This is an optimization exercise on Yosys and OpenROAD, whose aim is small area, a short achievable clock period and few clock cycles per item, not a production implementation.
The RTL was checked by simulation tests, not by an equivalence proof against the original design.

`flow/config.mk`:
```
export PLATFORM = sky130hd
export DESIGN_NAME = cordic_rotate
export DESIGN_NICKNAME = cordic_rotate
export VERILOG_FILES = /design/flow/design.v
export SDC_FILE = /design/flow/constraint.sdc
export NUM_CORES = 4
export LEC_CHECK = 0
export CAP_MARGIN = 20
export CORE_MARGIN = 2
export CORE_UTILIZATION = 40
export PLACE_DENSITY = 0.6
export SLEW_MARGIN = 20
```
`flow/constraint.sdc`:
```
create_clock -name core_clock -period 9.0 [get_ports {clk}]
set_input_delay 1.8000 -clock core_clock [delete_from_list [all_inputs] [get_ports {clk}]]
set_output_delay 1.8000 -clock core_clock [all_outputs]
set_load 0.01 [all_outputs]
```
`flow/design.v`:
```
module cordic_rotate 
(
    input clk,
    input rst_n,
    input [N-1:0] angle,
    input angle_valid,
    input [15:0] x_in,
    input [15:0] y_in,
    output [15:0] x_out,
    output [15:0] y_out,
    output ready,
    output out_valid
);
parameter N = 16;
wire signed [15:0] ANGLE [0:13];
assign ANGLE[0] = 16'd6434;
assign ANGLE[1] = 16'd3798;
assign ANGLE[2] = 16'd2007;
assign ANGLE[3] = 16'd1019;
assign ANGLE[4] = 16'd511;
assign ANGLE[5] = 16'd256;
assign ANGLE[6] = 16'd128;
assign ANGLE[7] = 16'd64;
assign ANGLE[8] = 16'd32;
assign ANGLE[9] = 16'd16;
assign ANGLE[10] = 16'd8;
assign ANGLE[11] = 16'd4;
assign ANGLE[12] = 16'd2;
assign ANGLE[13] = 16'd1;
reg signed [31:0] cosz_t;
reg signed [31:0] sinz_t;
reg signed[N-1:0] z_t;
reg signed[N-1:0] angle_t;
assign x_out = cosz_t[31:16];
assign y_out = sinz_t[31:16];
assign ready = (current_state == 8'd0);
assign out_valid = (current_state == 8'd15);
reg angle_valid_t;
always @(posedge clk or negedge rst_n) begin
    if (rst_n == 1'b0) begin
        angle_valid_t <= 1'b0;
    end else begin
        angle_valid_t <= angle_valid;
    end
end
reg [7:0] current_state;
reg [7:0] next_state;
always @(posedge clk or negedge rst_n) begin       
    if(rst_n == 1'b0) begin          
        current_state <= 8'd0;    
    end       
    else begin           
        current_state <= next_state;     
    end   
end
always @(*) begin
    case (current_state)
        8'd0: begin
            if (angle_valid == 1'b1) begin
                next_state = 8'd1;
            end else begin
                next_state = 8'd0;
            end
        end
        8'd1:  next_state = 8'd2;
        8'd2:  next_state = 8'd3;
        8'd3:  next_state = 8'd4;
        8'd4:  next_state = 8'd5;
        8'd5:  next_state = 8'd6;
        8'd6:  next_state = 8'd7;
        8'd7:  next_state = 8'd8;
        8'd8:  next_state = 8'd9;
        8'd9:  next_state = 8'd10;
        8'd10: next_state = 8'd11;
        8'd11: next_state = 8'd12;
        8'd12: next_state = 8'd13;
        8'd13: next_state = 8'd14;
        8'd14: next_state = 8'd15;
        8'd15: next_state = 8'd16;
        8'd16: next_state = 8'd0;
        default: next_state = 8'd0;
    endcase
end
always @(posedge clk or negedge rst_n) begin
    if (rst_n == 1'b0) begin
        cosz_t <= 32'd0;
        sinz_t <= 32'd0;
        z_t <= 'd0;
        angle_t <= 'd0;
    end else begin
        case (current_state)
            8'd0: begin
                cosz_t <= {x_in,16'd0};
                sinz_t <= {y_in,16'd0};
                z_t <= 'd0;
                angle_t <= angle;
            end
            8'd1: begin
                if (z_t <= angle_t) begin
                    z_t <= z_t + ANGLE[0];
                    cosz_t <= cosz_t - (sinz_t >>> 0);
                    sinz_t <= sinz_t + (cosz_t >>> 0);
                end else begin
                    z_t <= z_t - ANGLE[0];
                    cosz_t <= cosz_t + (sinz_t >>> 0);
                    sinz_t <= sinz_t - (cosz_t >>> 0);
                end
            end
            8'd2: begin
                if (z_t <= angle_t) begin
                    z_t <= z_t + ANGLE[1];
                    cosz_t <= cosz_t - (sinz_t >>> 1);
                    sinz_t <= sinz_t + (cosz_t >>> 1);
                end else begin
                    z_t <= z_t - ANGLE[1];
                    cosz_t <= cosz_t + (sinz_t >>> 1);
                    sinz_t <= sinz_t - (cosz_t >>> 1);
                end
            end
            8'd3: begin
                if (z_t <= angle_t) begin
                    z_t <= z_t + ANGLE[2];
                    cosz_t <= cosz_t - (sinz_t >>> 2);
                    sinz_t <= sinz_t + (cosz_t >>> 2);
                end else begin
                    z_t <= z_t - ANGLE[2];
                    cosz_t <= cosz_t + (sinz_t >>> 2);
                    sinz_t <= sinz_t - (cosz_t >>> 2);
                end
            end
            8'd4: begin
                if (z_t <= angle_t) begin
                    z_t <= z_t + ANGLE[3];
                    cosz_t <= cosz_t - (sinz_t >>> 3);
                    sinz_t <= sinz_t + (cosz_t >>> 3);
                end else begin
                    z_t <= z_t - ANGLE[3];
                    cosz_t <= cosz_t + (sinz_t >>> 3);
                    sinz_t <= sinz_t - (cosz_t >>> 3);
                end
            end
            8'd5: begin
                if (z_t <= angle_t) begin
                    z_t <= z_t + ANGLE[4];
                    cosz_t <= cosz_t - (sinz_t >>> 4);
                    sinz_t <= sinz_t + (cosz_t >>> 4);
                end else begin
                    z_t <= z_t - ANGLE[4];
                    cosz_t <= cosz_t + (sinz_t >>> 4);
                    sinz_t <= sinz_t - (cosz_t >>> 4);
                end
            end
            8'd6: begin
                if (z_t <= angle_t) begin
                    z_t <= z_t + ANGLE[5];
                    cosz_t <= cosz_t - (sinz_t >>> 5);
                    sinz_t <= sinz_t + (cosz_t >>> 5);
                end else begin
                    z_t <= z_t - ANGLE[5];
                    cosz_t <= cosz_t + (sinz_t >>> 5);
                    sinz_t <= sinz_t - (cosz_t >>> 5);
                end
            end
            8'd7: begin
                if (z_t <= angle_t) begin
                    z_t <= z_t + ANGLE[6];
                    cosz_t <= cosz_t - (sinz_t >>> 6);
                    sinz_t <= sinz_t + (cosz_t >>> 6);
                end else begin
                    z_t <= z_t - ANGLE[6];
                    cosz_t <= cosz_t + (sinz_t >>> 6);
                    sinz_t <= sinz_t - (cosz_t >>> 6);
                end
            end
            8'd8: begin
                if (z_t <= angle_t) begin
                    z_t <= z_t + ANGLE[7];
                    cosz_t <= cosz_t - (sinz_t >>> 7);
                    sinz_t <= sinz_t + (cosz_t >>> 7);
                end else begin
                    z_t <= z_t - ANGLE[7];
                    cosz_t <= cosz_t + (sinz_t >>> 7);
                    sinz_t <= sinz_t - (cosz_t >>> 7);
                end
            end
            8'd9: begin
                if (z_t <= angle_t) begin
                    z_t <= z_t + ANGLE[8];
                    cosz_t <= cosz_t - (sinz_t >>> 8);
                    sinz_t <= sinz_t + (cosz_t >>> 8);
                end else begin
                    z_t <= z_t - ANGLE[8];
                    cosz_t <= cosz_t + (sinz_t >>> 8);
                    sinz_t <= sinz_t - (cosz_t >>> 8);
                end
            end
            8'd10: begin
                if (z_t <= angle_t) begin
                    z_t <= z_t + ANGLE[9];
                    cosz_t <= cosz_t - (sinz_t >>> 9);
                    sinz_t <= sinz_t + (cosz_t >>> 9);
                end else begin
                    z_t <= z_t - ANGLE[9];
                    cosz_t <= cosz_t + (sinz_t >>> 9);
                    sinz_t <= sinz_t - (cosz_t >>> 9);
                end
            end
            8'd11: begin
                if (z_t <= angle_t) begin
                    z_t <= z_t + ANGLE[10];
                    cosz_t <= cosz_t - (sinz_t >>> 10);
                    sinz_t <= sinz_t + (cosz_t >>> 10);
                end else begin
                    z_t <= z_t - ANGLE[10];
                    cosz_t <= cosz_t + (sinz_t >>> 10);
                    sinz_t <= sinz_t - (cosz_t >>> 10);
                end
            end
            8'd12: begin
                if (z_t <= angle_t) begin
                    z_t <= z_t + ANGLE[11];
                    cosz_t <= cosz_t - (sinz_t >>> 11);
                    sinz_t <= sinz_t + (cosz_t >>> 11);
                end else begin
                    z_t <= z_t - ANGLE[11];
                    cosz_t <= cosz_t + (sinz_t >>> 11);
                    sinz_t <= sinz_t - (cosz_t >>> 11);
                end
            end
            8'd13: begin
                if (z_t <= angle_t) begin
                    z_t <= z_t + ANGLE[12];
                    cosz_t <= cosz_t - (sinz_t >>> 12);
                    sinz_t <= sinz_t + (cosz_t >>> 12);
                end else begin
                    z_t <= z_t - ANGLE[12];
                    cosz_t <= cosz_t + (sinz_t >>> 12);
                    sinz_t <= sinz_t - (cosz_t >>> 12);
                end
            end
            8'd14: begin
                if (z_t <= angle_t) begin
                    z_t <= z_t + ANGLE[13];
                    cosz_t <= cosz_t - (sinz_t >>> 13);
                    sinz_t <= sinz_t + (cosz_t >>> 13);
                end else begin
                    z_t <= z_t - ANGLE[13];
                    cosz_t <= cosz_t + (sinz_t >>> 13);
                    sinz_t <= sinz_t - (cosz_t >>> 13);
                end
            end
            8'd15: begin
                z_t <= z_t;
                cosz_t <= cosz_t;
                sinz_t <= sinz_t;
            end
            8'd16: begin
            end        
            default: begin
            end
        endcase
    end
end
endmodule
```
`flow/run.sh`:
```
#!/bin/bash
# synth_recipe.tcl (not shown) runs the flow's synth.tcl, then flattens the netlist and writes it again
# the make line also repeats each setting of config.mk as NAME=value (left out here)
make -C /OpenROAD-flow-scripts/flow DESIGN_CONFIG=/design/flow/config.mk WORK_HOME=/design/flow/orfs CLKGATE_MAP_FILE= SYNTH_SCRIPT=/design/flow/synth_recipe.tcl finish
```
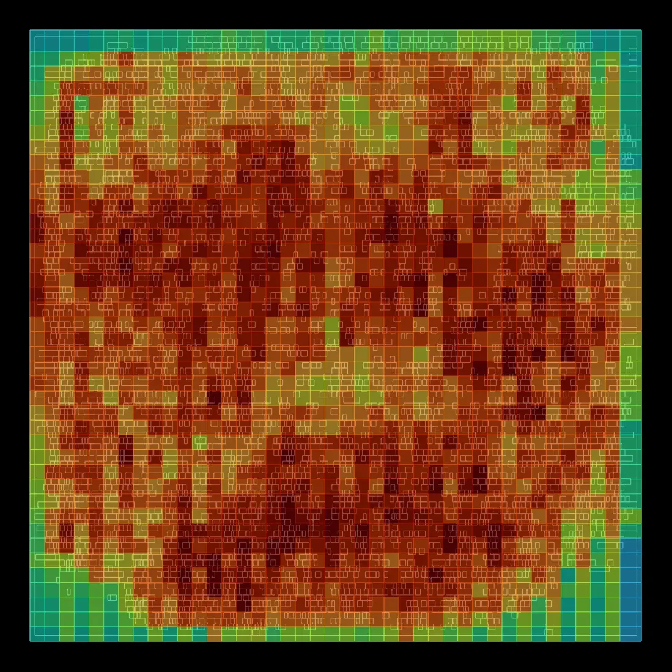
(routing congestion map)
Routed WL per cell: 36.50 um
Total Routing Usage GR: 49.19%

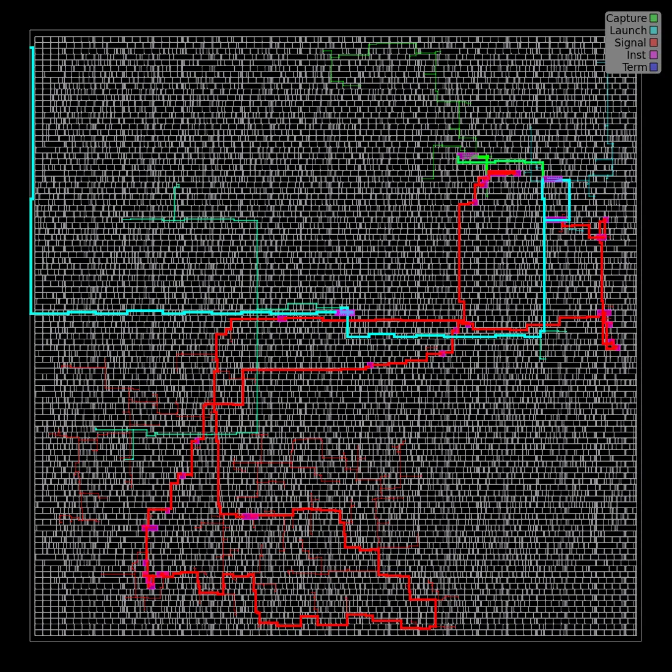
(critical path on the layout)
Layout Utilization: 43.94%
setup TNS: 0 ps
Final Worst Setup Slack: 1169 ps
Period minus WS final: 7831 ps

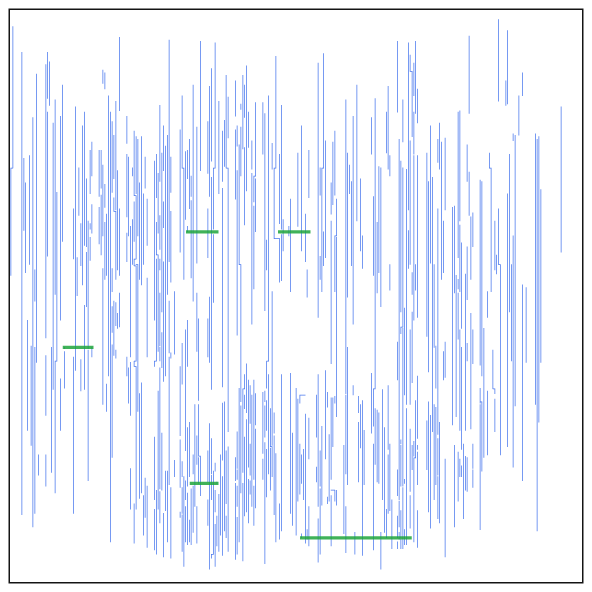
(wiring by layer)
Scale: 2 px per um. Two of the layers only.
legend:
  green:
    layer: metal 5
    wire_length: 110 um
  blue:
    layer: metal 4
    wire_length: 20.6 mm

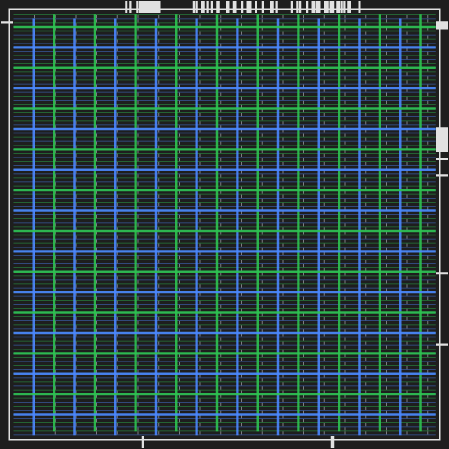
(floorplan with the power grid)
Scale: 1.5 px per um. Pins as bars on the die edge. Tap cells in gray.
legend:
  green:
    net: VDD
  blue:
    net: VSS
met5 straps: 20
tap cells: 1050
signal pins: 85
rows: 103
Die W: 286.0 um
Core ar.: 78870 um2
Chip Height: 286.0 um

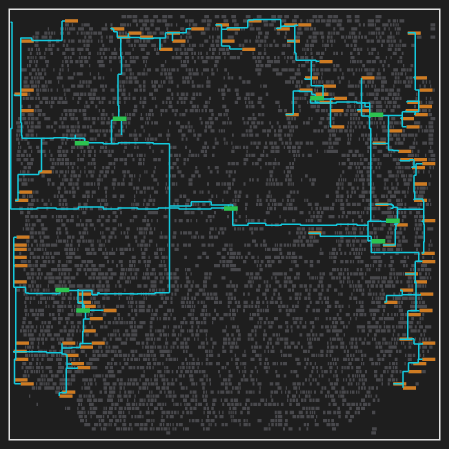
(clock wires, drivers and flops)
Scale: 1.5 px per um.
legend:
  orange:
    item: flip-flops
    count: 101
  green:
    item: clock drivers
    count: 9
  cyan:
    item: clock wires
    length: 2470 um
flops lie: spread over the die
routed clock nets: 10

kinds of logic after synthesis:
logic type               Yosys count
flip-flops                       101
adder cells (fa/ha/maj)          257
multiplexers                      39
AO/OA/AOI/OAI                   1720
XOR/XNOR                         739
AND/OR/NAND/NOR                 1329
buffers and inverters            582
layout make-up:
type                       count  share of cell area, %
inverter                     158                  1.733
antenna                        7                0.05055
multi-input combinational   4084                  78.18
tap                         1050                  3.791
sequential                   101                  7.293
clock inverter                 7                 0.2744
timing repair buffer         333                  8.030
clock buffer                   9                 0.6499
metrics by stage:
step	util, %	worst slack [ps]	area, um2	hold WS, ps	instances
floorplan	-	2570	31810	483.5	4767
global placement	43.50	1583	34310	533.8	5726
detailed placement	43.51	1436	34310	537.9	5726
CTS	43.91	1424	34630	557.1	5742
global route	43.92	802.2	34640	586.5	5743
finish	43.94	1169	34650	553.3	5749
routing by layer:
layer / track usage [%] / share of wire (%)
met5: 0 / 0.052
met2: 69.42 / 39
met4: 38.57 / 9.8
met3: 16.04 / 14
met1: 61.22 / 37
worst paths after layout:
kind                                   startpoint  cells after the start  slack [ps]                          to
setup / recovery              z_t[13]$_DFFE_PN0N_                     26        1170      sinz_t[30]$_DFFE_PN0N_
hold / removal             angle_t[5]$_DFFE_PN0P_                      2         550      angle_t[5]$_DFFE_PN0P_
max in group asynchronous                   rst_n                      2        6120      sinz_t[17]$_DFFE_PN0N_
min in group asynchronous                   rst_n                      1        1430  current_state[3]$_DFF_PN0_
hold reg to reg            angle_t[5]$_DFFE_PN0P_                      2         550      angle_t[5]$_DFFE_PN0P_
setup reg to reg              z_t[13]$_DFFE_PN0N_                     26        1170      sinz_t[30]$_DFFE_PN0N_
state kept, by name (all words and copies together) (netlist names):
register       count
sinz_t            32
z_t               16
cosz_t            32
current_state      5
angle_t           16
cells in the final DEF (no fill, tap or decap), drive strengths merged, types with 38 or more instances in the layout:
cell type      Yosys  final
clkdlybuf4s50      0     83
mux2i             38     38
a31oi             61     61
a22oi             56     56
o31ai             44     44
nand2            421    421
ha               243    243
buf              114    250
nor4              63     63
nor2             390    390
nand3            119    119
inv              146    148
a21o              72     72
nor3              90     90
xnor2            702    702
a21oi            402    402
o22ai            258    258
a221oi            46     46
nand4             43     43
dfrtp            101    101
o21ai            492    492
worst register-to-register path, cell delays in order, from the launching register on:
cell and delay [ps]:
dfrtp_1 450, ha_1 330, nand4_1 220, or4_1 600
a21oi_1 190, nand4b_1 210, nand3_4 200, inv_8 380
buf_12 500, and3_1 390, a31oi_1 40, nor4_1 290
o221ai_1 170, nor4_1 230, a31oi_1 130, fa_1 490
nand3_1 160, a211oi_1 120, o21ai_0 690, a211oi_1 300
nor4_1 360, o21ai_0 170, a31oi_1 370, nand2b_1 210
nor4b_1 70, a211oi_1 280, o221ai_1 170
==> run_results.csv <==
group,metric,value,unit
run_status,status,"complete, no violations",
clock_tree,post_cts_buffers,0,
sta,hold_viol_final,0,
place,portBuffers,84,
detailed_routing,antenna_left,0,
global_route,grt_overflow_total,0,
worst_setup_path,slowest_delay,690,ps
synth,synth_area_leader_cell,"xnor2_1",
synth,synthFlopType,"dfrtp_1",
clock_tree,htree_num_levels,3,
floorplan,placementRows,103,
synth,ys_warn_count,1,
cells_and_area,seq_area,2527,um2
sta,setup_viol,0,
synth,yosysTopAreaCellShare,19.33,%
detailed_routing,drt-pass1-iter-count,9,
synth,synthDistinctLibCells,83,
clock_tree,cts_resized,0,
cells_and_area,multi_input_area,27090,um2
detailed_routing,drt-vias-per-instance,7.198,
synth,synth_fa_ha_area_share,10.44,%
sta,final.setup_skew,23.64,ps
synth,synth_compound_area_share,33.37,%
cells_and_area,drive_gt1_share,7.545,%
cells_and_area,fillers,8478,
synth,async_reset_ff_share,100.0,%
hold_path,hold_class,"flop to flop",
synth,avgSynthCellArea,6.673,um2
synth,yosys.area_share.simple,19.27,%
synth,yosysSeqAreaShare,7.945,%
clock_tree,cts_sinks,101,
worst_setup_path,path_buf_inv,2,
place,gp_congestion,1.066,
detailed_routing,drcViolationCount,0,
sta,max_freq,0.1277,GHz
clock_tree,ctsHoldBuffers,0,
clock_tree,cts_buffer_depth,2,
global_route,antenna_found_initial,10,
cells_and_area,syn_to_final_growth,8.936,%
detailed_routing,wl,209.9,mm
clock_tree,cts_made_buffers,9,
detailed_routing,num_vias,41380,
worst_setup_path,slowest_stage,"o21ai_0",
worst_setup_path,end_kind,"flop",
place,dp_hpwl,152.1,mm
synth,yosysMostFrequentCell,"xnor2_1",
synth,netlist_area,31810,um2
sta,slew_viol_final,0,
worst_setup_path,worstSetupStartpointType,"flop",
global_route,first_global_vias,38560,
synth,synth_fp_nets,5075,
synth,synthCells,4767,
clock_tree,clk_pin_slew_worst_paths,100,ps
run,drv_cap,0,
clock_tree,cts_tree,"built",
Testbench counts, summed over its fixed seeds: cycles 16,312, items 960.

[static timing again, ports no longer ideal]
The flow's constraints put no driver on any port. The routed layout listed below was extracted and timed again, unchanged, in two steps. Step 1 assumes that a clkbuf_16 drives the clock port and a buf_2 every other input. Step 2 times the ports against the registers' clock, not the clock port: input delays grow and output delays shrink by t, the midpoint of the rising clock arrivals with the driver on. Slacks: ideal / step 1 / step 2; pairs: ideal / step 1.
t (ns): 0.510
slack for setup (ns): 1.169 / 1.169 / 1.169
hold slack, ns: 0.553 / 0.553 / 0.553
After both steps this run still meets setup and hold. The setup slack of this run moves by 0.000 ns with the drivers and by 0.000 ns with both steps.
